Background: an optimization exercise with open tools, aiming at small area. Do not read the settings as production practice.
RTL that was checked went through simulation tests only; none was proved equivalent to the original.
Some runs may be left out. An edit can pass the tests and still lose a function that they never use.
The RTL of run 6 was laid out without a check of its function.
Power and IR drop assume default switching activity.

### design.v
module aska_npg (
    input clk,
    input resetn,
    input [5:0] amplitude,
    input [11:0] freq,
    input [2:0] phaseDuration,
    input [5:0] ramp,
    input [9:0] ramp_factor,
    input [7:0] ON_time,
    input [9:0] OFF_time,
    input [31:0] electrode1,
    input [31:0] electrode2,
    input enable,
    output reg [31:0] up_switches,
    output reg [31:0] down_switches,
    output [5:0] DAC,
    output pulse_active);
reg [11:0] freq_count;
wire freq_count_ready = (freq_count == freq);
always @(posedge clk or negedge resetn) begin
    if (!resetn)
        freq_count <= 12'd0;
    else if (enable)
        freq_count <= (freq_count < freq) ? freq_count + 12'd1 : 12'd0;
end
reg pulse_start, pulse_aux;
reg [2:0] phase_up_count, phase_down_count;
reg phase_up_state, phase_down_state, phase_pause_ready;
always @(posedge clk or negedge resetn) begin
    if (!resetn) begin
        pulse_aux <= 1'b0;
        pulse_start <= 1'b0;
        phase_up_count <= 3'd0;
        phase_up_state <= 1'b0;
        phase_pause_ready <= 1'b0;
        phase_down_count <= 3'd0;
        phase_down_state <= 1'b0;
    end else begin
        pulse_aux <= freq_count_ready;
        pulse_start <= pulse_aux;
        phase_pause_ready <= (phase_up_count == phaseDuration);
        if (pulse_start) begin
            phase_up_state <= 1'b1;
            phase_up_count <= phase_up_count + 3'd1;
        end else if (phase_up_state) begin
            if (phase_up_count < phaseDuration) begin
                phase_up_count <= phase_up_count + 3'd1;
            end else begin
                phase_up_count <= 3'd0;
                phase_up_state <= 1'b0;
            end
        end
        if (phase_pause_ready) begin
            phase_down_state <= 1'b1;
            phase_down_count <= phase_down_count + 3'd1;
        end else if (phase_down_state) begin
            if (phase_down_count < phaseDuration) begin
                phase_down_count <= phase_down_count + 3'd1;
            end else begin
                phase_down_count <= 3'd0;
                phase_down_state <= 1'b0;
            end
        end
    end
end
always @(*) begin
    if (phase_up_state) begin
        up_switches = electrode1;
        down_switches = electrode2;
    end else if (phase_down_state) begin
        up_switches = electrode2;
        down_switches = electrode1;
    end else begin
        up_switches = 32'd0;
        down_switches = 32'd0;
    end
end
assign pulse_active = |up_switches;
parameter IDLE = 3'b000;
parameter UP   = 3'b001;
parameter ON   = 3'b011;
parameter DOWN = 3'b010;
parameter OFF  = 3'b110;
reg [2:0] on_off_ctrl;
reg [5:0] DAC_cont;
reg [9:0] count;         
reg [9:0] accumulator;   
wire s_idle = (on_off_ctrl == IDLE);
wire s_up   = (on_off_ctrl == UP);
wire s_on   = (on_off_ctrl == ON);
wire s_down = (on_off_ctrl == DOWN);
wire s_off  = (on_off_ctrl == OFF);
reg [9:0] limit;
always @(*) begin
    case (on_off_ctrl)
        UP, DOWN: limit = {4'd0, ramp};
        ON:       limit = {2'd0, ON_time};
        OFF:      limit = OFF_time;
        default:  limit = 10'd0;
    endcase
end
wire below = (count < limit);
wire ready = (count == limit);
always @(posedge clk or negedge resetn) begin
    if (!resetn) begin
        count <= 10'd0;
        accumulator <= 10'd0;
    end else if (!enable || !below) begin
        count <= 10'd0;
        accumulator <= 10'd0;
    end else if (freq_count_ready) begin
        count <= count + 10'd1;
        if (s_up || s_down)
            accumulator <= accumulator + ramp_factor;
    end
end
always @(posedge clk or negedge resetn) begin
    if (!resetn) begin
        on_off_ctrl <= IDLE;
        DAC_cont <= 6'd0;
    end else if (!enable) begin
        on_off_ctrl <= IDLE;
        if (s_idle)
            DAC_cont <= 6'd0;
    end else begin
        case (on_off_ctrl)
            IDLE: on_off_ctrl <= UP;
            UP:   if (ready) on_off_ctrl <= ON;
                  else DAC_cont <= accumulator[9:4];
            ON:   if (ready) on_off_ctrl <= DOWN;
                  else DAC_cont <= amplitude;
            DOWN: if (ready) on_off_ctrl <= OFF;
                  else DAC_cont <= amplitude - accumulator[9:4];
            OFF:  if (ready) on_off_ctrl <= UP;
                  else DAC_cont <= 6'd0;
            default: on_off_ctrl <= IDLE;
        endcase
    end
end
assign DAC = pulse_active ? DAC_cont : 6'd0;
endmodule
### run.sh
#!/bin/bash
# synth_recipe.tcl (not shown) runs the flow's synth.tcl, then flattens the netlist and writes it again
# the make line also repeats each setting of config.mk as NAME=value (left out here)
make -C /OpenROAD-flow-scripts/flow DESIGN_CONFIG=/design/flow/config.mk WORK_HOME=/design/flow/orfs CLKGATE_MAP_FILE= SYNTH_SCRIPT=/design/flow/synth_recipe.tcl finish
### config.mk
export PLATFORM = sky130hd
export DESIGN_NAME = aska_npg
export DESIGN_NICKNAME = aska_npg
export VERILOG_FILES = /design/flow/design.v
export SDC_FILE = /design/flow/constraint.sdc
export NUM_CORES = 4
export LEC_CHECK = 0
export CAP_MARGIN = 20
export CORE_MARGIN = 2
export CORE_UTILIZATION = 40
export SLEW_MARGIN = 20
### constraint.sdc
create_clock -name core_clock -period 10.0 [get_ports {clk}]
set_input_delay 2.0000 -clock core_clock [delete_from_list [all_inputs] [get_ports {clk}]]
set_output_delay 2.0000 -clock core_clock [all_outputs]
set_load 0.01 [all_outputs]
### Path with the least slack, run 1

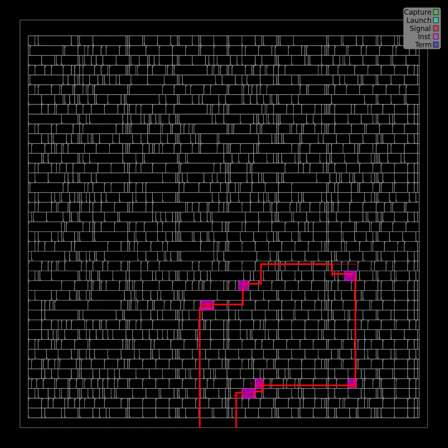
PnR worst setup slack: 3.81 ns
Layout Cells excl Fill: 886

### Placement by cell class, run 1

Fill, decap, tap and diode cells in gray.
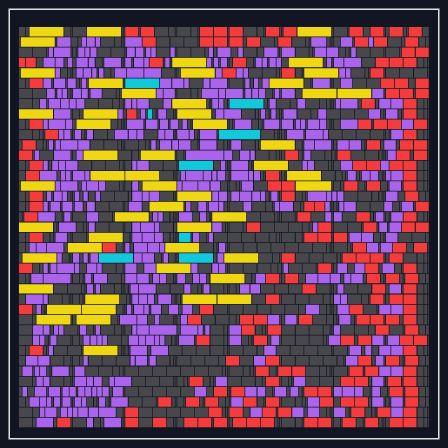
| color | class | cells | share of their area |
|---|---|---|---|
| purple | combinational and other logic | 487 | 50% |
| yellow | flops | 52 | 19% |
| red | other buffers and delay cells | 196 | 29% |
| cyan | clock drivers and dummy loads | 8 | 2.5% |

==> flow_summary.ini, run 1 <==
[min_path]
worstHoldEndpoint = pulse_start
hold_depth = 0
min_from = pulse_aux

[detailed_routing]
antenna_left = 0
post_drt_via_cell_ratio = 5.75
route.met3.wl_mm = 1.13
m1WireLength_mm = 6.62
wirelength_mm = 16.5
route.detailed.drc = 0
routed.top_layer = met4

[critical_path]
r2r_cells = 9
crit_family = buffers and inverters
reg2reg_to = accumulator[2]
max_stage_delay_ns = 0.54
r2r-start = on_off_ctrl[1]
critPathArrivalTime_ns = 4.19
cpMaxStageDelayCell = clkdlybuf4s50_1
path_cells = clkdlybuf4s50_1 > nor4_1 > nand4_1 > o2bb2ai_1 > a21boi_0 > clkdlybuf4s50_1
crit_path_end_kind = primary output
cp_num_buf_inv = 2
crit_type = in -> out

[cells_and_area]
nets = 911
multiInputGateArea_mm2 = 0.00320
final_common_cell = clkdlybuf4s50_1
design.seq.count = 52
buffer_area_frac = 0.280
multi_input_area_share = 0.461
design_area_mm2 = 0.00695
buffers_excl_clock = 196
seq_area_frac = 0.188

[floorplanning]
rows = 39
die_y_um = 113
start_util = 0.414

[synthesis]
synthCells = 568
synthArstFlopShare = 1.00
synth-seq-cells = 52
ys.flop_type = dfrtp_1
yosysUniqueCellTypes = 56

[clocking]
htreeDepth = 2
clock_sinks = 52
cts_tree = done
cts_root_buf = clkbuf_16
post_cts_buffers = 0
ctsHoldBuffers = 0

[global_route]
grt_pass1_wl_mm = 26.1
grt_overflow = 0
grt_antenna_before_repair = 0

[timing]
rsz0062_at_grt = no
timing.hold.ws_ns = 0.370
maxSlewHeadroom = 0.514
setup_violations = 0
tightestPinTransition_ns = 0.722

[place]
placedCellCount = 878
post_dp_cell_area_mm2 = 0.00678
portBuffers = 192

[power]
p_leak_nw = 2.94
ir_worst_vdd_mv = 0.114
p_per_area_mw_per_mm2 = 170

[run_status]
status = complete, no violations
### Cells by drive strength, run 1

Bar = 20 µm.
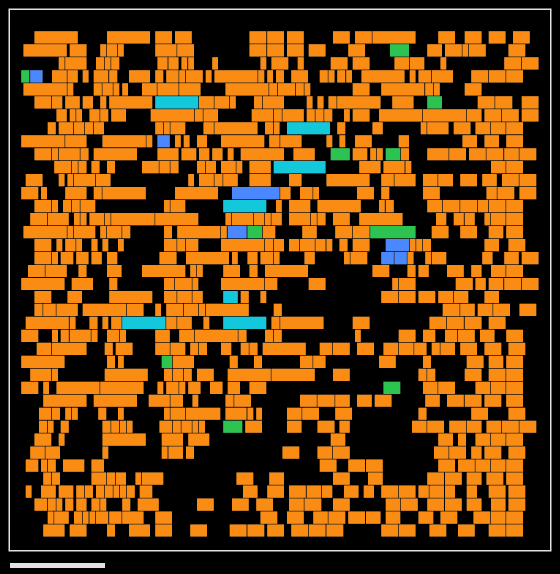
| color | size | cells |
|---|---|---|
| green | _2 cells | 10 |
| orange | _0 and _1 cells | 719 |
| cyan | _6 and larger | 7 |
| blue | _3 and _4 cells | 7 |

[run 1: registers in the layout (all words and copies together) (netlist names)]
| name | cells |
|---|---|
| freq_count | 12 |
| phase_down_count | 3 |
| phase_pause_ready | 1 |
| count | 10 |
| phase_up_state | 1 |
| accumulator | 10 |
| DAC_cont | 6 |
| pulse_start | 1 |
| on_off_ctrl | 3 |
| phase_up_count | 3 |
| phase_down_state | 1 |
| pulse_aux | 1 |
[run 1: metal layers]
layer	vias up	track usage
met5	-	0
met4	0	0.0821
met3	31	0.0412
met2	185	0.467
met1	2411	0.304
li1	2469	-
[run 1: Yosys cell counts (8+ instances only)]
| master | number | area, µm² |
|---|---|---|
| xnor2_1 | 10 | 87.6 |
| nand3_1 | 25 | 125 |
| buf_2 | 8 | 40.0 |
| dfrtp_1 | 52 | 1300 |
| nor4_1 | 16 | 100 |
| a22o_1 | 68 | 596 |
| a21boi_0 | 8 | 60.1 |
| mux2i_1 | 12 | 120 |
| inv_1 | 39 | 146 |
| xor2_1 | 14 | 123 |
| o21ai_0 | 22 | 110 |
| nand2_1 | 43 | 161 |
| ha_1 | 45 | 563 |
| clkbuf_1 | 15 | 56.3 |
| a21oi_1 | 41 | 205 |
| nor2_1 | 39 | 146 |
| nand4_1 | 15 | 93.8 |
[run 1: stage by stage]
stage                     power (mW)  setup slack (ns)
after floorplan                0.681              5.07
after global placement         0.972              3.80
after detailed placement       0.986              3.84
after CTS                       1.19              3.80
after global routing            1.27              3.66
final                           1.18              3.81
[run 1: cell families (layout without fill, tap and decap cells)]
family | Yosys count | in the layout | synth area share
compound gates | 187 | 187 | 0.286
xor+xnor | 24 | 24 | 0.0441
fa+ha+maj | 47 | 47 | 0.126
buf+inv | 69 | 244 | 0.0580
flops | 52 | 52 | 0.273
mux | 15 | 15 | 0.0323
simple gates | 174 | 174 | 0.181
[run 1: worst max path at each step]
stage,start,to,slack [ns],cells past startpoint
after floorplan,electrode2[22],DAC[0],5.07,5
after global placement,electrode1[6],DAC[0],3.80,6
after detailed placement,electrode1[6],DAC[0],3.84,6
after CTS,electrode1[6],DAC[0],3.80,6
after global routing,electrode2[29],DAC[3],3.66,7
final,electrode1[6],DAC[0],3.81,6
[run 1: where the power goes]
group | switching, mW | internal [mW] | total [mW]
Combinational | 0.331 | 0.343 | 0.674
Clock | 0.0775 | 0.119 | 0.197
Sequential | 0.0628 | 0.248 | 0.311
--- run 2 (diff from run 1) ---
==> flow/run.sh (new file) <==
#!/bin/bash
# Own layout flow: the standard ORFS flow with
#  - synthesis using an area-oriented ABC script and no half/full-adder
#    extraction (otherwise the standard synthesis script: same register
#    names and cells, -nofsm -noshare, flattened and renamed the same way);
#  - port buffers made with the smallest buffer, buf_1.
set -euo pipefail
W=$(pwd)
F=$W/flow

# Synthesis script: ORFS's synth.tcl with only the abc script replaced.
sed 's|^  log_cmd abc {\*}\$abc_args|  set abc_args [lreplace $abc_args 1 1 '"$F"'/area.abc]\n  log_cmd abc {*}$abc_args|' \
    "$FLOW_HOME/scripts/synth.tcl" > "$W/own_synth_core.tcl"
grep -q "$F/area.abc" "$W/own_synth_core.tcl"
sed "s|source \$::env(SCRIPTS_DIR)/synth.tcl|source $W/own_synth_core.tcl|" "$W/synth_recipe.tcl" > "$W/own_synth.tcl"
grep -q own_synth_core "$W/own_synth.tcl"

# standard.sh with the synthesis script swapped and adder mapping off.
sed -e "s|SYNTH_SCRIPT=[^ ]*|SYNTH_SCRIPT=$W/own_synth.tcl ADDER_MAP_FILE=|" "$W/standard.sh" > "$W/own_standard.sh"
grep -q own_synth.tcl "$W/own_standard.sh"

export BUFFER_PORTS_ARGS="-buffer_cell sky130_fd_sc_hd__buf_1"
bash "$W/own_standard.sh" > "$W/flow_make.log" 2>&1 || { tail -50 "$W/flow_make.log"; exit 1; }
tail -5 "$W/flow_make.log"
==> flow/area.abc (new file) <==
&get -n
&st
&deepsyn -T 20
&put
dch -f
amap
==> standard.sh (new file) <==
#!/bin/bash
# synth_recipe.tcl (not shown) runs the flow's synth.tcl, then flattens the netlist and writes it again
# the make line also repeats each setting of config.mk as NAME=value (left out here)
make -C /OpenROAD-flow-scripts/flow DESIGN_CONFIG=/design/flow/config.mk WORK_HOME=/design/flow/orfs CLKGATE_MAP_FILE= SYNTH_SCRIPT=/design/flow/synth_recipe.tcl "${@:-finish}"
removed: run.sh
### Sequential cells colored by netlist name, run 2

Other sequential cells in the stronger gray, the rest of the logic in the fainter gray.
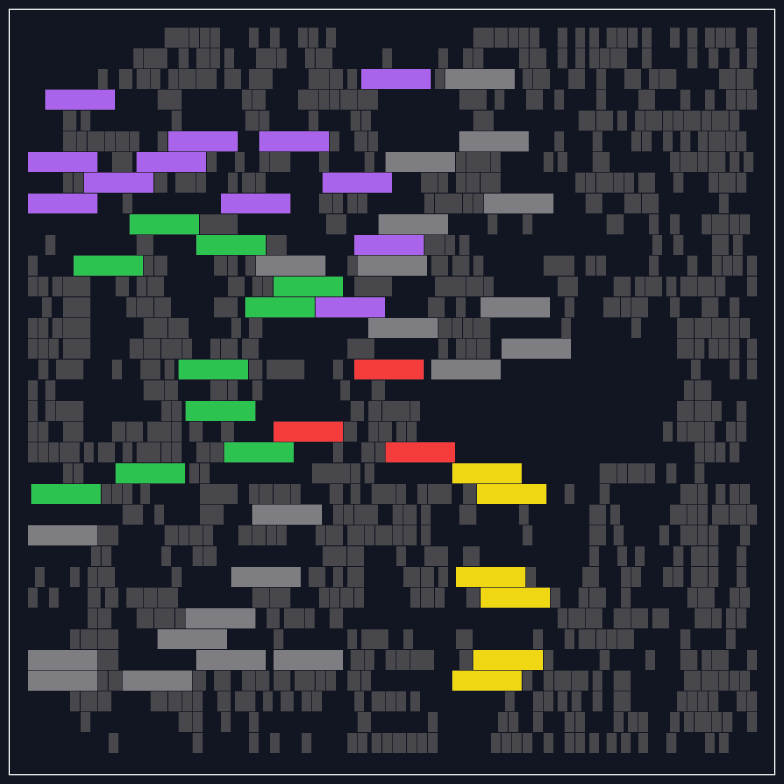
| color | name in the netlist | sequential cells |
|---|---|---|
| purple | freq_count | 12 |
| yellow | DAC_cont | 6 |
| red | on_off_ctrl | 3 |
| green | count | 10 |
not colored: 21

### Ports around the boundary, run 2

Pins as bars across the die edge, other pins in gray.
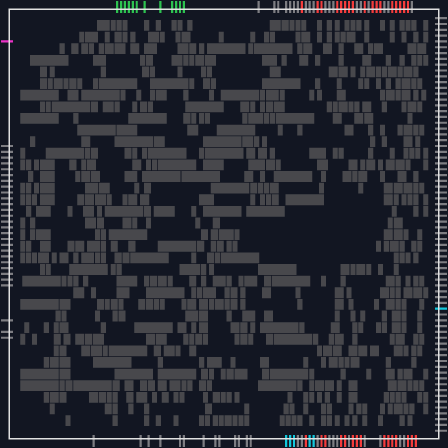
| color | port | pins | direction | edge |
|---|---|---|---|---|
| red | up_switches | 32 | output | 17 top, 15 bottom |
| cyan | DAC | 6 | output | 5 bottom, 1 right |
| green | freq | 12 | input | top |
| magenta | clk | 1 | input | left |
all pins by edge: 72 right, 48 top, 44 bottom, 29 left

==> flow_summary.ini, run 2 <==
[power]
seq_power_share = 0.348
p_total_mw = 0.763
p_leak_nw = 1.73
clkPwrFrac = 0.168
ir_worst_vdd_mv = 0.0836

[synthesis]
synth_top_area_share = 0.352
synth-seq-cells = 52
synth_area_leaders = dfrtp_1 (35%), o22ai_1 (14%), clkinv_1 (12%), nor2_1 (7.4%), o21ai_0 (4.7%)
synthCells = 525
ys.flop_type = dfrtp_1
yosysTopAreaCell = dfrtp_1
netlist_top_cells_count = clkinv_1 (122), o22ai_1 (83), nor2_1 (73), dfrtp_1 (52), nand2_1 (38)

[cells_and_area]
nets = 848
fin_cells = 838
largest_reg_flops = 12

[place]
placedCellCount = 830
portBuffers = 192

[critical_path]
r2r-start = on_off_ctrl[1]
reg2reg_to = DAC_cont[0]
max_stage_delay_ns = 0.47
path_cells = buf_1 > clkinv_1 > o22ai_1 > nor4_1 > nand4_1 > nor2_1 > nor2_1 > buf_1
crit_type = in -> out

[global_route]
grt_pass1_wl_mm = 17.3
grt_antenna_before_repair = 0
grt_overflow = 0

[timing]
final.setup.worst_slack_ns = 4.45
timing.hold.ws_ns = 0.362
tightestPinTransition_ns = 0.891
setup_violations = 0
rsz0062_at_grt = no

[floorplanning]
die_y_um = 100
rows = 35

[clocking]
cts_root_buf = clkbuf_8

[detailed_routing]
wirelength_mm = 10.9
post_drt_via_cell_ratio = 5.32
antenna_left = 0

[min_path]
min_from = pulse_aux

[run_status]
status = complete, no violations
-- run 2: worst min path at each step --
stage	to	slack (ns)	depth (start not counted)
after floorplan	pulse_start	0.33	0
after global placement	pulse_start	0.33	0
after detailed placement	pulse_start	0.34	0
after CTS	pulse_start	0.37	0
after global routing	pulse_start	0.38	0
final	pulse_start	0.36	0
-- run 2: power groups by stage --
stage               sequential [mW]  combinational (mW)  clock [mW]
floorplan                     0.264               0.244           0
global placement              0.269               0.364           0
detailed placement            0.269               0.370           0
CTS                           0.265               0.371       0.133
global route                  0.271               0.413       0.142
finish                        0.265               0.369       0.128
-- run 2: metal layers --
metal,vias up,GRT usage,routed length (µm)
met4,0,0.0495,142
met3,11,0.0327,818
met1,2008,0.260,4560
met2,140,0.380,5370
li1,2302,-,-
met5,-,0,0
-- run 2: cell type report --
type                            instances  area (µm²)
Tap cell                              111         139
Clock inverter                          3        26.3
Fill cell                             932        4430
Timing Repair Buffer                  194         737
Multi-Input combinational cell        351        1950
Inverter                              122         458
Clock buffer                            5        68.8
Sequential cell                        52        1300
-- run 2: cell families (layout without fill, tap and decap cells) --
| group | count (synthesis) | count (layout) | share of synthesized area |
|---|---|---|---|
| AO/OA/AOI/OAI | 192 | 192 | 0.335 |
| buffers and inverters | 122 | 324 | 0.124 |
| flip-flops | 52 | 52 | 0.352 |
| AND/OR/NAND/NOR | 159 | 159 | 0.189 |
-- run 2: through the flow --
stage / instance area, µm² / utilization
after floorplan: 3700 / -
final: 4680 / 0.514
after global routing: 4680 / 0.514
after CTS: 4670 / 0.513
after detailed placement: 4580 / 0.503
after global placement: 4580 / 0.503
-- run 2: critical path: cells and delay by family --
family / cells / cell delay (ns)
AO/OA/AOI/OAI: 1 / 0.09
buffers and inverters: 3 / 0.27
AND/OR/NAND/NOR: 4 / 1.18
--- run 3 (diff from run 2) ---
==> flow/area.abc (replaced) <==
&get -n
&st
&deepsyn -I 4 -T 60
&nf -R 1000 -a -p
&put
### Sequential cells colored by netlist name, run 3

Other sequential cells in the stronger gray, the rest of the logic in the fainter gray.
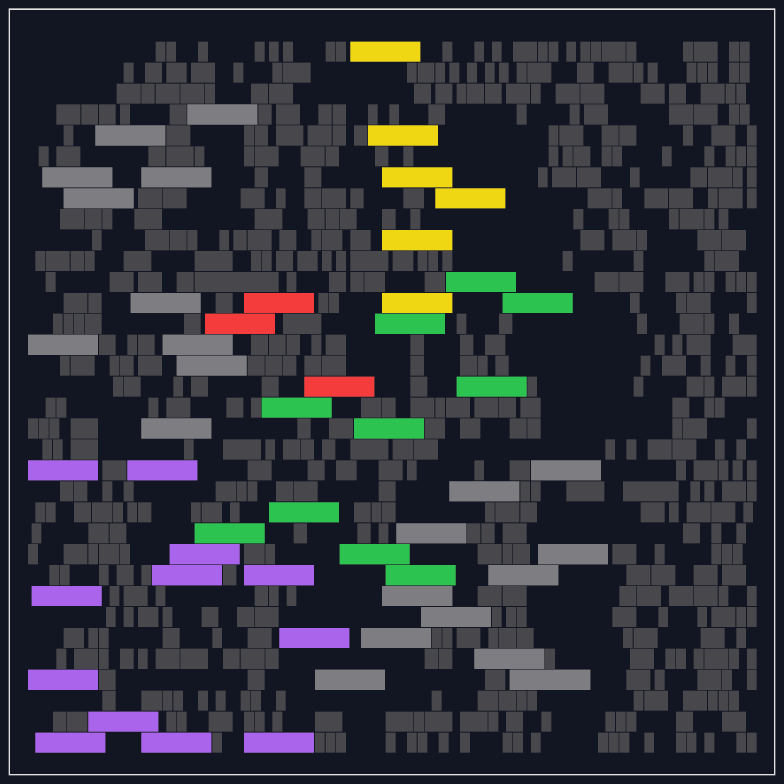
| color | name in the netlist | sequential cells |
|---|---|---|
| yellow | DAC_cont | 6 |
| purple | freq_count | 12 |
| green | count | 10 |
| red | on_off_ctrl | 3 |
not colored: 21

### Path with the least slack, run 3

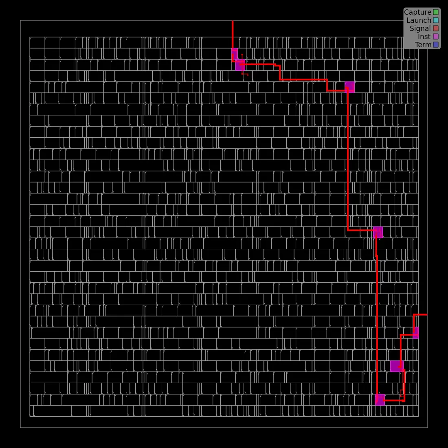
min cycle time layout: 5.66 ns
PnR worst setup slack: 4.34 ns
Layout Cells excl Fill: 721
TNS Setup: 0 ns
Final Util: 0.530

==> flow_summary.ini, run 3 <==
[synthesis]
ys.flop_type = dfrtp_1
synth-seq-cells = 52
synthCells = 410
synth_top_area_share = 0.358
synth_area_leaders = dfrtp_1 (36%), a22o_1 (16%), nor2_1 (4.0%), xnor2_1 (3.4%), clkinv_1 (2.9%)
netlist_top_cells_count = a22o_1 (67), dfrtp_1 (52), nor2_1 (39), clkinv_1 (28), nand2_1 (22)
yosysTopAreaCell = dfrtp_1

[critical_path]
crit_family = simple AND/OR/NAND/NOR gates
r2r-start = on_off_ctrl[1]
path_cells = buf_1 > a22o_1 > nor4_1 > nand4_1 > or2_0 > and2_0 > buf_1
max_stage_delay_ns = 0.46
critical_path_required_ns = 8.00
worstSetupStartpoint = electrode1[18]
critPathArrivalTime_ns = 3.66
cp_num_cells = 7
crit_type = in -> out
cp_num_buf_inv = 2
crit_path_end_kind = primary output
reg2reg_to = DAC_cont[0]

[global_route]
grt_max_degree = 69
grt_antenna_before_repair = 0
grt_pass1_wl_mm = 17.9
grt_overflow = 0

[floorplanning]
die_area_mm2 = 0.00985
rows = 34
pin_count = 193
die_y_um = 99.3

[run_status]
status = complete, no violations

[cells_and_area]
design_area_mm2 = 0.00464
final_common_cell = buf_1
top_register = freq_count
largest_reg_flops = 12
nets = 734

[power]
p_leak_nw = 1.84
p_per_area_mw_per_mm2 = 171
ir_worst_vdd_mv = 0.0892

[clocking]
clock_sinks = 52
cts_buffers = 5
cts_root_buf = clkbuf_8
ctsResizeCount = 0
clkSlewWorstSetupHoldPaths_ns = 0.10

[detailed_routing]
post_drt_via_cell_ratio = 5.67
wirelength_mm = 11.5
antenna_left = 0
drtPass1Iterations = 6

[timing]
rsz0062_at_grt = no
setup_violations = 0
tightestPinTransition_ns = 0.785

[place]
portBuffers = 192
post_dp_cell_area_mm2 = 0.00451

[min_path]
hold_path.class = reg -> reg
hold_depth = 0
-- run 3: changes by cell type in the layout (fill, tap and decap cells not counted), sizes merged, moves of 9 or more --
| cell | before | now |
|---|---|---|
| clkinv | 123 | 29 |
| o22ai | 83 | 14 |
| a22o | 3 | 67 |
| nor2 | 73 | 39 |
| o21ai | 35 | 12 |
| nand2 | 38 | 22 |
| xnor2 | 0 | 14 |
| xor2 | 0 | 12 |
| and2 | 2 | 12 |
| nor2b | 5 | 14 |
-- run 3: stage by stage --
step,hold WS [ns],instances,power (mW)
after floorplan,0.331,410,0.515
after global placement,0.334,712,0.638
after detailed placement,0.350,712,0.644
after CTS,0.375,720,0.792
after global routing,0.388,721,0.849
final,0.371,721,0.793
-- run 3: cells by family after synthesis --
group,Yosys count,share of synthesized area
AOI/OAI and AO/OA,163,0.345
xor gates and xnor gates,26,0.0627
adders and majority gates,4,0.0110
buffers and inverters,28,0.0290
DFF,52,0.358
and+or+nand+nor,137,0.194
-- run 3: worst min-delay path by stage --
stage          startpoint           to  slack [ns]
2_1_floorplan   pulse_aux  pulse_start        0.33
3_3_place_gp    pulse_aux  pulse_start        0.33
3_5_place_dp    pulse_aux  pulse_start        0.35
4_1_cts         pulse_aux  pulse_start        0.37
5_1_grt         pulse_aux  pulse_start        0.39
6_report        pulse_aux  pulse_start        0.37
-- run 3: per-layer routing --
layer	GRT usage	up-vias	part of all wire
li1	-	2011	-
met1	0.254	1923	0.39
met2	0.424	132	0.51
met3	0.0387	23	0.068
met4	0.0632	0	0.026
met5	0	-	0
-- run 3: final cells by class --
cell class,count,area (µm²)
clock buffers,5,68.8
clock inverters,3,42.5
fillers,876,4120
inverters,28,105
multi-input cells,330,2230
flip-flops and latches,52,1310
well taps,108,135
repair buffers,195,757
-- run 3: worst register-to-register path, delay by kind of cell, from the launching register on --
family | cells | cell delay [ns]
AOI/OAI and AO/OA | 7 | 2.29
and+or+nand+nor | 6 | 1.56
DFF | 1 | 0.40
buffers and inverters | 1 | 0.26
-- run 3: power breakdown --
part	internal, mW	total [mW]	leakage, nW	switching (mW)
Combinational	0.158	0.383	1.08	0.226
Clock	0.0742	0.145	0.0541	0.0711
Sequential	0.238	0.264	0.703	0.0257
--- run 4 (diff from run 3) ---
--- a/design.v
+++ b/design.v
@@ -15,13 +15,32 @@
     output reg [31:0] down_switches,
     output [5:0] DAC,
     output pulse_active);
+function [11:0] inc12(input [11:0] a);
+    integer i; reg c;
+    begin
+        c = 1'b1;
+        for (i = 0; i < 12; i = i + 1) begin
+            inc12[i] = a[i] ^ c;
+            c = c & a[i];
+        end
+    end
+endfunction
+function lt12(input [11:0] a, input [11:0] b);
+    integer i; reg l;
+    begin
+        l = 1'b0;
+        for (i = 0; i < 12; i = i + 1)
+            l = (~a[i] & b[i]) | (l & (~a[i] | b[i]));
+        lt12 = l;
+    end
+endfunction
 reg [11:0] freq_count;
 wire freq_count_ready = (freq_count == freq);
 always @(posedge clk or negedge resetn) begin
     if (!resetn)
         freq_count <= 12'd0;
     else if (enable)
-        freq_count <= (freq_count < freq) ? freq_count + 12'd1 : 12'd0;
+        freq_count <= lt12(freq_count, freq) ? inc12(freq_count) : 12'd0;
 end
 reg pulse_start, pulse_aux;
 reg [2:0] phase_up_count, phase_down_count;
@@ -99,7 +118,7 @@
         default:  limit = 10'd0;
     endcase
 end
-wire below = (count < limit);
+wire below = lt12({2'd0, count}, {2'd0, limit});
 wire ready = (count == limit);
 always @(posedge clk or negedge resetn) begin
     if (!resetn) begin
@@ -109,7 +128,7 @@
         count <= 10'd0;
         accumulator <= 10'd0;
     end else if (freq_count_ready) begin
-        count <= count + 10'd1;
+        count <= inc12({2'd0, count});
         if (s_up || s_down)
             accumulator <= accumulator + ramp_factor;
     end
--- a/flow/run.sh
+++ b/flow/run.sh
@@ -19,6 +19,8 @@
 sed -e "s|SYNTH_SCRIPT=[^ ]*|SYNTH_SCRIPT=$W/own_synth.tcl ADDER_MAP_FILE=|" "$W/standard.sh" > "$W/own_standard.sh"
 grep -q own_synth.tcl "$W/own_standard.sh"
 
+# Clock tree: one cluster for all registers, no dummy loads.
+export CTS_ARGS="-buf_list sky130_fd_sc_hd__clkbuf_8 -root_buf sky130_fd_sc_hd__clkbuf_8 -sink_clustering_enable -sink_clustering_size 64 -sink_clustering_max_diameter 400 -dont_use_dummy_load -repair_clock_nets"
 export BUFFER_PORTS_ARGS="-buffer_cell sky130_fd_sc_hd__buf_1"
 bash "$W/own_standard.sh" > "$W/flow_make.log" 2>&1 || { tail -50 "$W/flow_make.log"; exit 1; }
 tail -5 "$W/flow_make.log"
==> flow/area.abc (replaced) <==
&get -n
&st
&deepsyn -I 4 -T 60
&dch -f
&nf -R 1000 -a -p
&put
### Path with the least slack, run 4

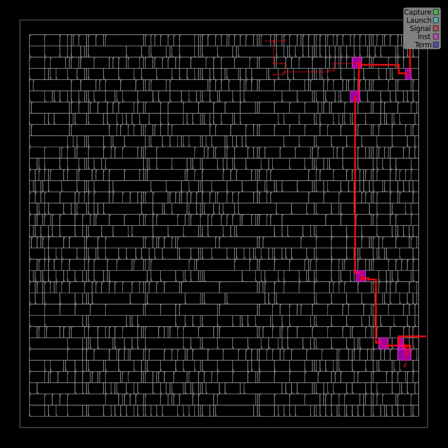
Layout Cells excl Fill: 732
Final Util: 0.522
PnR worst setup slack: 4.45 ns
min cycle time layout: 5.55 ns

### Met4 routing, run 4

Bar = 20 µm. Supply wires on this layer in gray.
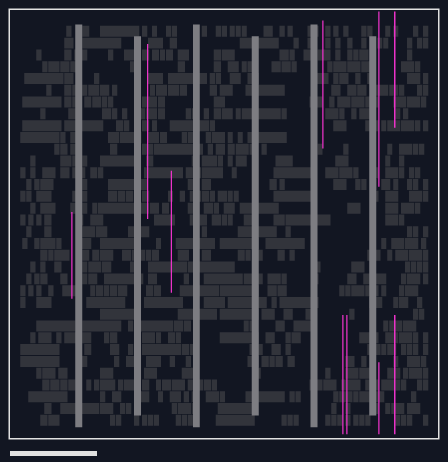
share of all routed wire: 2.6%
main direction: vertical
longest straight run: 40.1 µm
wire length on this layer: 282 µm
nets with wire on the layer: 10

==> flow_summary.ini, run 4 <==
[critical_path]
critPathArrivalTime_ns = 3.55
critical_path_required_ns = 8.00
crit_path_end_kind = primary output
crit_fanout = 7
crit_type = in -> out

[synthesis]
netlist_top_cells_count = a22o_1 (67), dfrtp_1 (52), nor2_1 (46), a21oi_1 (36), nand2_1 (36)
synthCells = 424
synth_area_leaders = dfrtp_1 (36%), a22o_1 (16%), a21oi_1 (5.0%), nor2_1 (4.8%), nand2_1 (3.8%)
yosysTopAreaCell = dfrtp_1
synth_top_area_share = 0.362
synth-seq-cells = 52

[detailed_routing]
post_drt_via_cell_ratio = 5.62
antenna_left = 0
drtPass1Iterations = 4
wirelength_mm = 11.0

[run_status]
status = complete, no violations

[clocking]
cts_root_buf = clkbuf_8
clkSlewWorstSetupHoldPaths_ns = 0.09
ctsResizeCount = 0
clock_sinks = 52
cts_max_path_buffers = 2
htreeDepth = 2
cts_buffers = 5

[global_route]
grt_pass1_wl_mm = 17.7
busiest_layer = met2
met2_usage = 0.395
grt_max_degree = 69
use_met3 = 0.0305

[timing]
setup_violations = 0
rsz0062_at_grt = no
final.setup.tns_ns = 0
max_freq_mhz = 180
timing.hold.ws_ns = 0.359
tightestPinTransition_ns = 0.912

[floorplanning]
rows = 34
die_y_um = 98.8
pin_count = 193
die_x_um = 98.8
die_area_mm2 = 0.00975

[cells_and_area]
final_common_cell = buf_1
largest_reg_flops = 12
nets = 748
design_area_mm2 = 0.00455
top_register = freq_count

[min_path]
hold_path.class = reg -> reg

[power]
p_per_area_mw_per_mm2 = 207
p_total_mw = 0.943
ir_worst_vdd_mv = 0.0899
p_leak_nw = 1.84

[place]
portBuffers = 192
placedCellCount = 727
run 4: cell count changes after synthesis, sizes merged, moves of 9 or more:
cell	previous run	this run
nor2b	14	5
a21oi	19	36
xor2	12	1
nand2	22	36
run 4: routing by layer:
layer	share of wire	routed length, µm
met3	0.056	613
met1	0.42	4650
met5	0	0
met2	0.50	5450
met4	0.026	281
run 4: cell families (layout without fill, tap and decap cells):
group           Yosys count  count (layout)  share of synthesized area
compound gates          175             175                      0.357
simple gates            160             160                      0.219
flops                    52              52                      0.362
buf+inv                  22             222                     0.0230
xor+xnor                 10              10                     0.0244
fa+ha+maj                 3               3                    0.00836
mux                       2               2                    0.00592
run 4: final cells by class:
class | count | area, µm²
fillers | 896 | 4170
multi-input cells | 350 | 2220
flip-flops and latches | 52 | 1310
repair buffers | 195 | 744
well taps | 108 | 135
inverters | 22 | 82.6
clock buffers | 5 | 68.8
run 4: worst paths after layout:
path / startpoint / endpoint / slack (ns) / cells after the start
max: electrode1[14] / DAC[2] / 4.45 / 7
min: pulse_aux / pulse_start / 0.36 / 0
max reg2reg: freq_count[0] / count[8] / 5.90 / 15
min reg2reg: pulse_aux / pulse_start / 0.36 / 0
max in group asynchronous: resetn / phase_up_state / 7.69 / 2
min in group asynchronous: resetn / freq_count[3] / 1.81 / 2
run 4: critical path, cell delays in order:
cell     delay (ns)
buf_1          0.08
a22o_1         0.24
nor4_1         0.35
nand4_1        0.19
or2_0          0.36
and2_0         0.21
buf_1          0.13
run 4: report_power, final:
group	switching, mW	leakage (nW)	internal [mW]
logic	0.295	1.11	0.216
clock network	0.0599	0.0359	0.0453
registers	0.0746	0.694	0.253
total	0.429	1.84	0.514
--- run 5 (diff from run 4) ---
--- a/config.mk
+++ b/config.mk
@@ -5,7 +5,7 @@
 export SDC_FILE = /design/flow/constraint.sdc
 export NUM_CORES = 4
 export LEC_CHECK = 0
-export CAP_MARGIN = 20
+export CAP_MARGIN = 0
 export CORE_MARGIN = 2
 export CORE_UTILIZATION = 40
-export SLEW_MARGIN = 20
+export SLEW_MARGIN = 0
### Cells by drive strength, run 5

Bar = 20 µm.
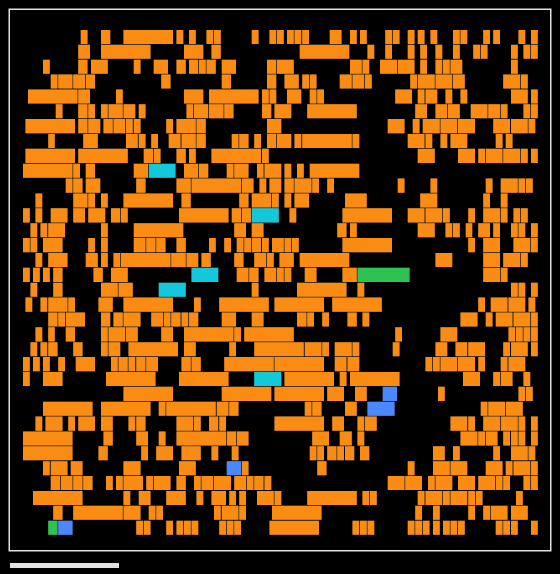
| color | size | cells |
|---|---|---|
| green | _2 cells | 2 |
| orange | _0 and _1 cells | 613 |
| blue | _3 and _4 cells | 4 |
| cyan | _6 and larger | 5 |

### Sequential cells colored by netlist name, run 5

Other sequential cells in the stronger gray, the rest of the logic in the fainter gray.
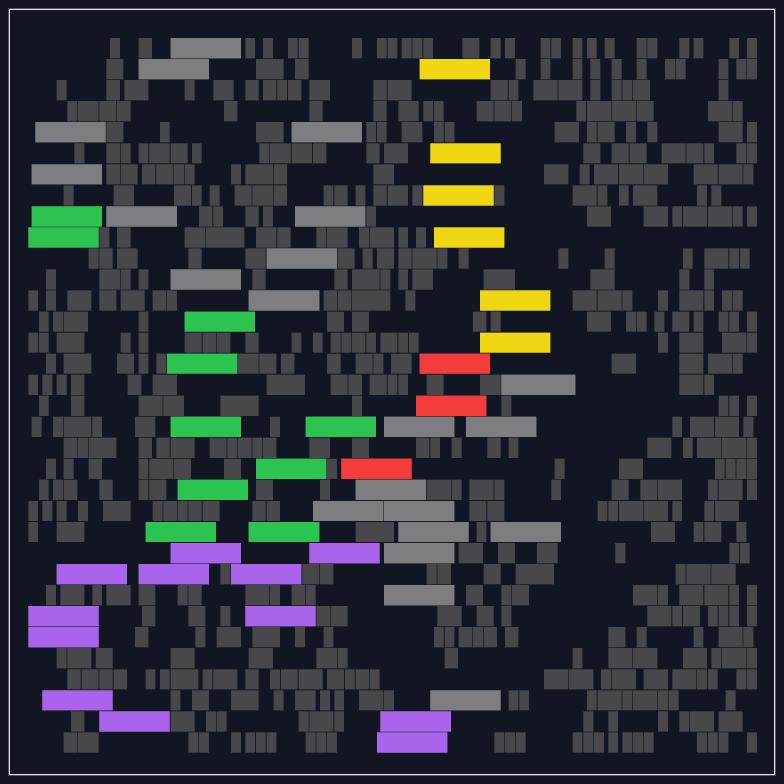
| color | name in the netlist | sequential cells |
|---|---|---|
| green | count | 10 |
| purple | freq_count | 12 |
| red | on_off_ctrl | 3 |
| yellow | DAC_cont | 6 |
not colored: 21

==> flow_summary.ini, run 5 <==
[cells_and_area]
top_register = freq_count
fin_cells = 732
final_common_cell = buf_1
nets = 748
design_area_mm2 = 0.00455
largest_reg_flops = 12

[timing]
final.setup.worst_slack_ns = 4.46
max_freq_mhz = 180
final.setup.tns_ns = 0
tightestPinTransition_ns = 1.10
rsz0062_at_grt = no
period_needed_ns = 5.54
setup_violations = 0

[clocking]
cts_buffers = 5
clock_sinks = 52
htreeDepth = 2
ctsResizeCount = 0

[floorplanning]
pin_count = 193
die_area_mm2 = 0.00975
die_y_um = 98.8
die_x_um = 98.8
rows = 34

[critical_path]
cpMostUsedCell = buf_1
crit_type = in -> out
max_stage_delay_ns = 0.35
crit_family = simple AND/OR/NAND/NOR gates
path_cells = buf_1 > a22o_1 > nor4_1 > nand4_1 > or2_0 > and2_0 > buf_1
r2r_cells = 15
cpMaxStageDelayCell = nor4_1
crit_path_end_kind = primary output
critical_path_required_ns = 8.00
crit_fanout = 7

[power]
p_leak_nw = 1.84
p_per_area_mw_per_mm2 = 207
ir_worst_vdd_mv = 0.0899
p_total_mw = 0.943

[place]
placedCellCount = 727
portBuffers = 192

[synthesis]
netlist_top_cells_count = a22o_1 (67), dfrtp_1 (52), nor2_1 (46), a21oi_1 (36), nand2_1 (36)
synth-seq-cells = 52
synthCells = 424
synth_top_area_share = 0.362
yosysTopAreaCell = dfrtp_1
synth_area_leaders = dfrtp_1 (36%), a22o_1 (16%), a21oi_1 (5.0%), nor2_1 (4.8%), nand2_1 (3.8%)

[min_path]
hold_path.class = reg -> reg
hold_depth = 0

[detailed_routing]
antenna_left = 0
drtPass1Iterations = 5
post_drt_via_cell_ratio = 5.60
wirelength_mm = 10.9

[run_status]
status = complete, no violations

[global_route]
use_met3 = 0.0305
busiest_layer = met2
met2_usage = 0.395
## run 5: cell counts after synthesis
No cell type changed its count.
## run 5: final timing paths
kind | start | endpoint | slack, ns
min reg2reg | pulse_aux | pulse_start | 0.36
min in group asynchronous | resetn | freq_count[3] | 1.81
max in group asynchronous | resetn | phase_up_state | 7.72
min | pulse_aux | pulse_start | 0.36
max reg2reg | freq_count[0] | count[8] | 5.89
max | electrode1[14] | DAC[2] | 4.46
## run 5: routing by layer
layer | vias up | wire length, µm | share of wire
met5 | - | 0 | 0
met4 | 0 | 276 | 0.025
met3 | 23 | 689 | 0.063
met2 | 147 | 5420 | 0.50
met1 | 1884 | 4560 | 0.42
li1 | 2044 | - | -
## run 5: metrics by stage
step / hold slack, ns / util
after floorplan: 0.331 / -
after global placement: 0.334 / 0.514
after detailed placement: 0.339 / 0.514
after CTS: 0.362 / 0.522
after global routing: 0.380 / 0.522
final: 0.359 / 0.522
## run 5: report_power, final
part	switching [mW]	leakage (nW)	internal [mW]	total, mW
clock network	0.0605	0.0359	0.0453	0.106
logic	0.294	1.11	0.216	0.510
registers	0.0743	0.694	0.252	0.327
total	0.428	1.84	0.514	0.943
## run 5: cells by family after synthesis
group / after synthesis / share of synthesized area
and+or+nand+nor: 160 / 0.219
muxes: 2 / 0.00592
xor gates and xnor gates: 10 / 0.0244
adders and majority gates: 3 / 0.00836
buffers and inverters: 22 / 0.0230
AOI/OAI and AO/OA: 175 / 0.357
DFF: 52 / 0.362
## run 5: area by class of cell
cell class                 instances  area (µm²)
clock buffer                       5        68.8
fill                             897        4170
inverter                          22        82.6
multi-input combinational        350        2220
sequential                        52        1300
tap                              108         135
timing repair buffer             195         744
## run 5: worst register-to-register path: cells and delay by family (launching register included)
kind,cells,cell delay [ns]
AND/OR/NAND/NOR,6,1.98
AO/OA/AOI/OAI,8,1.52
flip-flops,1,0.42
buffers and inverters,1,0.11
## Run 6: files that changed since run 5, shown whole
removed: flow/run.sh
removed: flow/area.abc
removed: standard.sh
==> design.v <==
module aska_npg (
    input clk,
    input resetn,
    input [5:0] amplitude,  
    input [11:0] freq,  
    input [2:0] phaseDuration,  
    input [5:0] ramp,  
    input [9:0] ramp_factor,  
    input [7:0] ON_time,  
    input [9:0] OFF_time,  
    input [31:0] electrode1,
    input [31:0] electrode2,
    input enable,
    output reg [31:0] up_switches,   
    output reg [31:0] down_switches,  
    output [5:0] DAC,
    output pulse_active);  
reg [11:0]freq_count;
wire freq_count_ready;
always @(posedge clk or negedge resetn) begin
    if (resetn == 1'b0) begin
        freq_count <= 11'b000_0000_0000;        
    end else begin
        if (enable) begin
            if (freq_count < freq) begin
                freq_count <= freq_count + 1;    
            end else begin
                freq_count <= 11'b000_0000_0000;
            end            
        end
    end
end
assign freq_count_ready = (freq_count == freq) ? 1'b1 : 1'b0;
reg pulse_start;
reg pulse_aux;
always @(posedge clk or negedge resetn) begin
    if (resetn == 1'b0) begin
        pulse_start <= 1'b0;
        pulse_aux   <= 1'b0;
    end else begin
        if (freq_count_ready == 1'b1) begin
            pulse_aux <= 1'b1;           
        end else begin
            pulse_aux <= 1'b0;
        end
        pulse_start <= pulse_aux;
    end
end
reg [2:0] phase_up_count;
reg phase_up_state;
wire phase_up_count_ready;
always @(posedge clk or negedge resetn) begin
    if (resetn == 1'b0) begin
        phase_up_count <= 3'b000;        
        phase_up_state <= 1'b0;
    end else begin
        if (pulse_start) begin
            phase_up_state <= 1'b1;
            phase_up_count <= phase_up_count + 1;
        end else if (phase_up_state == 1'b1) begin
            if (phase_up_count < phaseDuration) begin
                phase_up_count <= phase_up_count + 1;    
            end else begin
                phase_up_count <= 3'b000;
                phase_up_state <= 1'b0;
            end
        end
    end
end
assign phase_up_count_ready = (phase_up_count == phaseDuration) ? 1'b1 : 1'b0;
reg phase_pause_ready;
always @(posedge clk or negedge resetn) begin
    if (resetn == 1'b0) begin
        phase_pause_ready <= 1'b0;
    end else begin
        if (phase_up_count_ready == 1'b1) begin
            phase_pause_ready <= 1'b1;    
        end else if (phase_pause_ready == 1'b1) begin
            phase_pause_ready <= 1'b0;
        end
    end
end
reg [2:0] phase_down_count;
reg phase_down_state;
wire phase_down_count_ready;
always @(posedge clk or negedge resetn) begin
    if (resetn == 1'b0) begin
        phase_down_count <= 3'b000;        
        phase_down_state <= 1'b0;
    end else begin
        if (phase_pause_ready) begin
            phase_down_state <= 1'b1;
            phase_down_count <= phase_down_count + 1;
        end else if (phase_down_state == 1'b1) begin
            if (phase_down_count < phaseDuration) begin
                phase_down_count <= phase_down_count + 1;    
            end else begin           
                phase_down_count <= 3'b000;
                phase_down_state <= 1'b0;
            end
        end
    end
end
assign phase_down_count_ready = (phase_down_count == phaseDuration) ? 1'b1 : 1'b0;
always @(*) begin
    if (phase_up_state) begin
        up_switches = electrode1;
        down_switches = electrode2;
    end else if (phase_down_state) begin
        up_switches = electrode2;
        down_switches = electrode1;    
    end else begin 
        up_switches = 0;        
        down_switches = 0;        
    end  
end
assign pulse_active = |up_switches;
reg [2:0] on_off_ctrl;
parameter IDLE = 3'b000;
parameter UP =   3'b001;
parameter ON =   3'b011;
parameter DOWN = 3'b010;
parameter OFF =  3'b110;
wire UP_ready;
wire ON_ready;
wire DOWN_ready;
wire OFF_ready;
wire [5:0] UP_amplitude;
wire [5:0] DOWN_amplitude;
reg [5:0] DAC_cont;
always @(posedge clk or negedge resetn) begin
    if (resetn == 1'b0) begin
        on_off_ctrl <= IDLE;        
        DAC_cont <= 6'b00_0000;
    end else begin
        case (on_off_ctrl)
            IDLE:   if (enable == 1'b0) begin
                        on_off_ctrl <= IDLE;
                        DAC_cont <= 6'b00_0000; 
                    end else begin
                        on_off_ctrl <= UP;
                    end
            UP:     if (enable == 1'b0) begin
                        on_off_ctrl <= IDLE;
                    end else begin
                        if (UP_ready == 1'b1) begin
                            on_off_ctrl <= ON;                            
                        end else begin
                            on_off_ctrl <= UP;
                            DAC_cont <= UP_amplitude; 
                        end
                    end
            ON:     if (enable == 1'b0) begin
                        on_off_ctrl <= IDLE;
                    end else begin
                        if (ON_ready == 1'b1) begin
                            on_off_ctrl <= DOWN;
                        end else begin
                            on_off_ctrl <= ON;
                            DAC_cont <= amplitude; 
                        end    
                    end
            DOWN:   if (enable == 1'b0) begin
                        on_off_ctrl <= IDLE;
                    end else begin
                        if (DOWN_ready == 1'b1) begin
                            on_off_ctrl <= OFF;
                        end else begin
                            on_off_ctrl <= DOWN;
                            DAC_cont <= DOWN_amplitude; 
                        end    
                    end             
            OFF:    if (enable == 1'b0) begin
                        on_off_ctrl <= IDLE;
                    end else begin
                        if (OFF_ready == 1'b1) begin
                            on_off_ctrl <= UP;
                        end else begin
                            on_off_ctrl <= OFF;
                            DAC_cont <= 6'b00_0000; 
                        end    
                    end   
            default: on_off_ctrl <= IDLE;
        endcase
    end
end
assign DAC = pulse_active ? DAC_cont : 6'b00_0000;
reg [5:0] UP_count;
reg [9:0] UP_accumulator;
always @(posedge clk or negedge resetn) begin
    if (resetn == 1'b0) begin
        UP_count <= 6'b00_0000;        
        UP_accumulator <= 10'b00_0000_0000;
    end else begin
        if (enable == 1'b0) begin
            UP_count <= 6'b00_0000;        
            UP_accumulator <= 10'b00_0000_0000;
        end else if (on_off_ctrl == UP) begin            
            if (UP_count < ramp) begin
                if (freq_count_ready == 1'b1) begin
                    UP_count <= UP_count + 1;
                    UP_accumulator <= UP_accumulator + ramp_factor;
                end    
            end else begin
                UP_count <= 6'b00_0000;                
                UP_accumulator <= 10'b00_0000_0000;
            end
        end
    end
end
assign UP_ready = (UP_count == ramp) ? 1'b1 : 1'b0;
assign UP_amplitude = UP_accumulator[9:4];
reg [7:0] ON_count;
always @(posedge clk or negedge resetn) begin
    if (resetn == 1'b0) begin
        ON_count <= 8'b0000_0000;        
    end else begin
        if (enable == 1'b0) begin
            ON_count <= 8'b0000_0000;  
        end else if (on_off_ctrl == ON) begin            
            if (ON_count < ON_time) begin
                if (freq_count_ready == 1'b1) begin
                    ON_count <= ON_count + 1;
                end    
            end else begin
                ON_count <= 8'b0000_0000;                
            end
        end
    end
end
assign ON_ready = (ON_count == ON_time) ? 1'b1 : 1'b0;
reg [5:0] DOWN_count;
reg [9:0] DOWN_accumulator;
always @(posedge clk or negedge resetn) begin
    if (resetn == 1'b0) begin
        DOWN_count <= 6'b00_0000;        
        DOWN_accumulator <= 10'b00_0000_0000;
    end else begin
         if (enable == 1'b0) begin
            DOWN_count <= 6'b00_0000;        
            DOWN_accumulator <= 10'b00_0000_0000;
         end else if (on_off_ctrl == DOWN) begin            
            if (DOWN_count < ramp) begin
                if (freq_count_ready == 1'b1) begin
                    DOWN_count <= DOWN_count + 1;
                    DOWN_accumulator <= DOWN_accumulator + ramp_factor;
                end    
            end else begin
                DOWN_count <= 6'b00_0000;                
                DOWN_accumulator <= 10'b00_0000_0000;
            end
        end
    end
end
assign DOWN_ready = (DOWN_count == ramp) ? 1'b1 : 1'b0;
assign DOWN_amplitude = amplitude - DOWN_accumulator[9:4];
reg [9:0] OFF_count;
always @(posedge clk or negedge resetn) begin
    if (resetn == 1'b0) begin
        OFF_count <= 10'b00_0000_0000;        
    end else begin
        if (enable == 1'b0) begin
            OFF_count <= 10'b00_0000_0000; 
        end else if (on_off_ctrl == OFF) begin            
            if (OFF_count < OFF_time) begin
                if (freq_count_ready == 1'b1) begin
                    OFF_count <= OFF_count + 1;
                end    
            end else begin
                OFF_count <= 10'b00_0000_0000;                
            end
        end
    end
end
assign OFF_ready = (OFF_count == OFF_time) ? 1'b1 : 1'b0;
endmodule
==> run.sh <==
#!/bin/bash
# synth_recipe.tcl (not shown) runs the flow's synth.tcl, then flattens the netlist and writes it again
# the make line also repeats each setting of config.mk as NAME=value (left out here)
make -C /OpenROAD-flow-scripts/flow DESIGN_CONFIG=/design/flow/config.mk WORK_HOME=/design/flow/orfs CLKGATE_MAP_FILE= SYNTH_SCRIPT=/design/flow/synth_recipe.tcl finish
==> config.mk <==
export PLATFORM = sky130hd
export DESIGN_NAME = aska_npg
export DESIGN_NICKNAME = aska_npg
export VERILOG_FILES = /design/flow/design.v
export SDC_FILE = /design/flow/constraint.sdc
export NUM_CORES = 4
export LEC_CHECK = 0
export CAP_MARGIN = 20
export CORE_MARGIN = 2
export CORE_UTILIZATION = 40
export SLEW_MARGIN = 20
### Path with the least slack, run 6

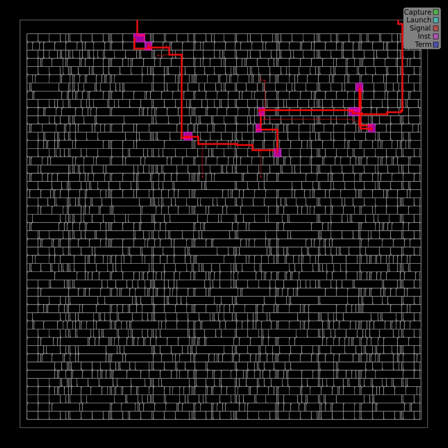
Final Util: 0.557
Layout Cells excl Fill: 1182

### Placement by cell class, run 6

Fill, decap, tap and diode cells in gray.
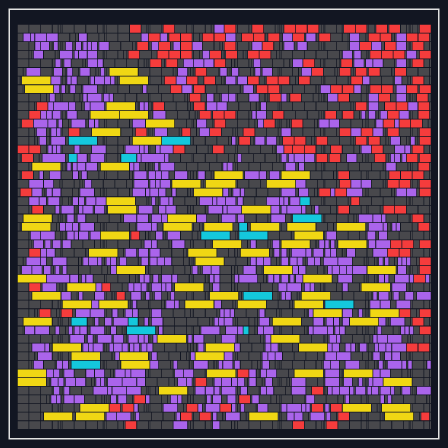
| color | class | cells | share of their area |
|---|---|---|---|
| purple | combinational and other logic | 666 | 52% |
| red | other buffers and delay cells | 198 | 22% |
| yellow | flops | 82 | 23% |
| cyan | clock drivers and dummy loads | 16 | 3.2% |

==> flow_summary.ini, run 6 <==
[cells_and_area]
design_area_mm2 = 0.00930
top_register = freq_count
largest_reg_flops = 12
nets = 1159
fillers = 1548

[min_path]
hold_depth = 0
min_from = pulse_aux
hold_path.class = reg -> reg

[floorplanning]
rows = 47
die_y_um = 135

[critical_path]
critical_path_required_ns = 8.00
crit_path_end_kind = primary output
r2r-start = freq_count[5]
crit_type = in -> out
crit_fanout = 4

[timing]
rsz0062_at_grt = no
final.setup.worst_slack_ns = 3.31
setup_violations = 0

[run_status]
status = complete, no violations

[power]
largestPowerGroup = combinational logic
p_per_area_mw_per_mm2 = 131
power_clock_mw = 0.328
seq_power_mw = 0.383
internal_power_mw = 0.811
pg_comb_mw = 0.509

[synthesis]
netlist_top_cells_count = a22o_1 (83), dfrtp_1 (82), ha_1 (77), inv_1 (66), nor2_1 (47)
synth_top_area_share = 0.298
synth_area_leaders = dfrtp_1 (30%), ha_1 (14%), a22o_1 (11%), inv_1 (3.6%), nor2_1 (2.6%)

[detailed_routing]
wirelength_mm = 21.6
drtPass1Iterations = 5

[place]
portBuffers = 192
## run 6: cell types whose count changed after synthesis, sizes merged, moves of 12 or more
cell    change
mux2       +12
ha         +77
clkinv     -21
a22o       +16
clkbuf     +22
xor2       +17
nand3      +16
dfrtp      +30
nand4      +15
nor2b      +15
inv        +66
o21ai      +42
a21o       +22
## run 6: worst reg2reg max path, cell delays in order (launching register included)
cell      delay (ns)
dfrtp_1         0.42
ha_1            0.32
nand4_1         0.20
or3_1           0.62
clkinv_8        0.15
nand3_1         0.14
nor2_1          0.84
mux2_2          0.31
## run 6: kinds of logic (layout without fill, tap and decap cells)
| group | after synthesis | after routing | synth area share |
|---|---|---|---|
| adder cells (fa/ha/maj) | 80 | 80 | 0.149 |
| flip-flops | 82 | 82 | 0.298 |
| AND/OR/NAND/NOR | 222 | 222 | 0.170 |
| multiplexers | 19 | 19 | 0.0300 |
| AO/OA/AOI/OAI | 247 | 247 | 0.258 |
| XOR/XNOR | 31 | 31 | 0.0395 |
| buffers and inverters | 95 | 281 | 0.0551 |
## run 6: layer usage
layer | up-vias | track usage | part of all wire
li1 | 3265 | - | -
met1 | 3218 | 0.292 | 0.43
met2 | 169 | 0.409 | 0.50
met3 | 32 | 0.0394 | 0.042
met4 | 0 | 0.0712 | 0.028
met5 | - | 0 | 0
## run 6: worst max path at each step
stage / from / slack (ns) / endpoint / cells past startpoint
2_1_floorplan: electrode2[22] / 4.62 / pulse_active / 6
3_3_place_gp: electrode2[22] / 3.40 / DAC[0] / 9
3_5_place_dp: electrode2[5] / 3.20 / DAC[4] / 9
4_1_cts: electrode2[5] / 3.18 / DAC[0] / 9
5_1_grt: electrode2[19] / 3.07 / DAC[1] / 9
6_report: electrode2[5] / 3.31 / DAC[0] / 9
## run 6: cell type report
| class | instances | area [µm²] | area share |
|---|---|---|---|
| Multi-Input combinational cell | 599 | 4450 | 0.479 |
| Sequential cell | 82 | 2050 | 0.221 |
| Clock inverter | 5 | 37.5 | 0.00404 |
| Tap cell | 220 | 275 | 0.0296 |
| Timing Repair Buffer | 198 | 1960 | 0.211 |
| Clock buffer | 11 | 253 | 0.0272 |
| Inverter | 67 | 264 | 0.0284 |
## run 6: metrics by stage
step,std cells,util
final,1182,0.557
after global routing,1182,0.557
after CTS,1182,0.557
after detailed placement,1166,0.539
after global placement,1166,0.539
after floorplan,776,-

[afterwards: timing with drivers on the ports]
The results above use ideal ports. As a check the final layouts listed here were re-extracted and re-timed, cells and wires unchanged.
Step 1 (the two cells are an assumption about what drives the block):
set clk [get_ports {clk}]
set_driving_cell -lib_cell sky130_fd_sc_hd__clkbuf_16 $clk
set_driving_cell -lib_cell sky130_fd_sc_hd__buf_2 [delete_from_list [all_inputs] $clk]
Step 2 also shifts input and output timing later by t, the mid clock arrival at the registers, as if the neighbouring blocks saw the same clock.
Slacks: ideal ports / drivers / drivers and shift; pairs: ideal ports / drivers.
run	shift t [ns]	setup WS [ns]	worst slew at a driven data input, ns
run 1	0.325	3.807 / 3.781 / 3.781	0.07
run 2	0.336	4.455 / 4.435 / 4.435	0.05
run 3	0.328	4.336 / 4.313 / 4.313	0.07
run 4	0.324	4.452 / 4.428 / 4.330	0.06
run 5	0.324	4.459 / 4.430 / 4.322	0.06
run 6	0.379	3.314 / 3.267 / 3.267	0.09
After both steps every run listed still meets setup and hold. The setup slack of run 5, which loses most, moves by -0.029 ns with the drivers and by -0.137 ns with both steps.
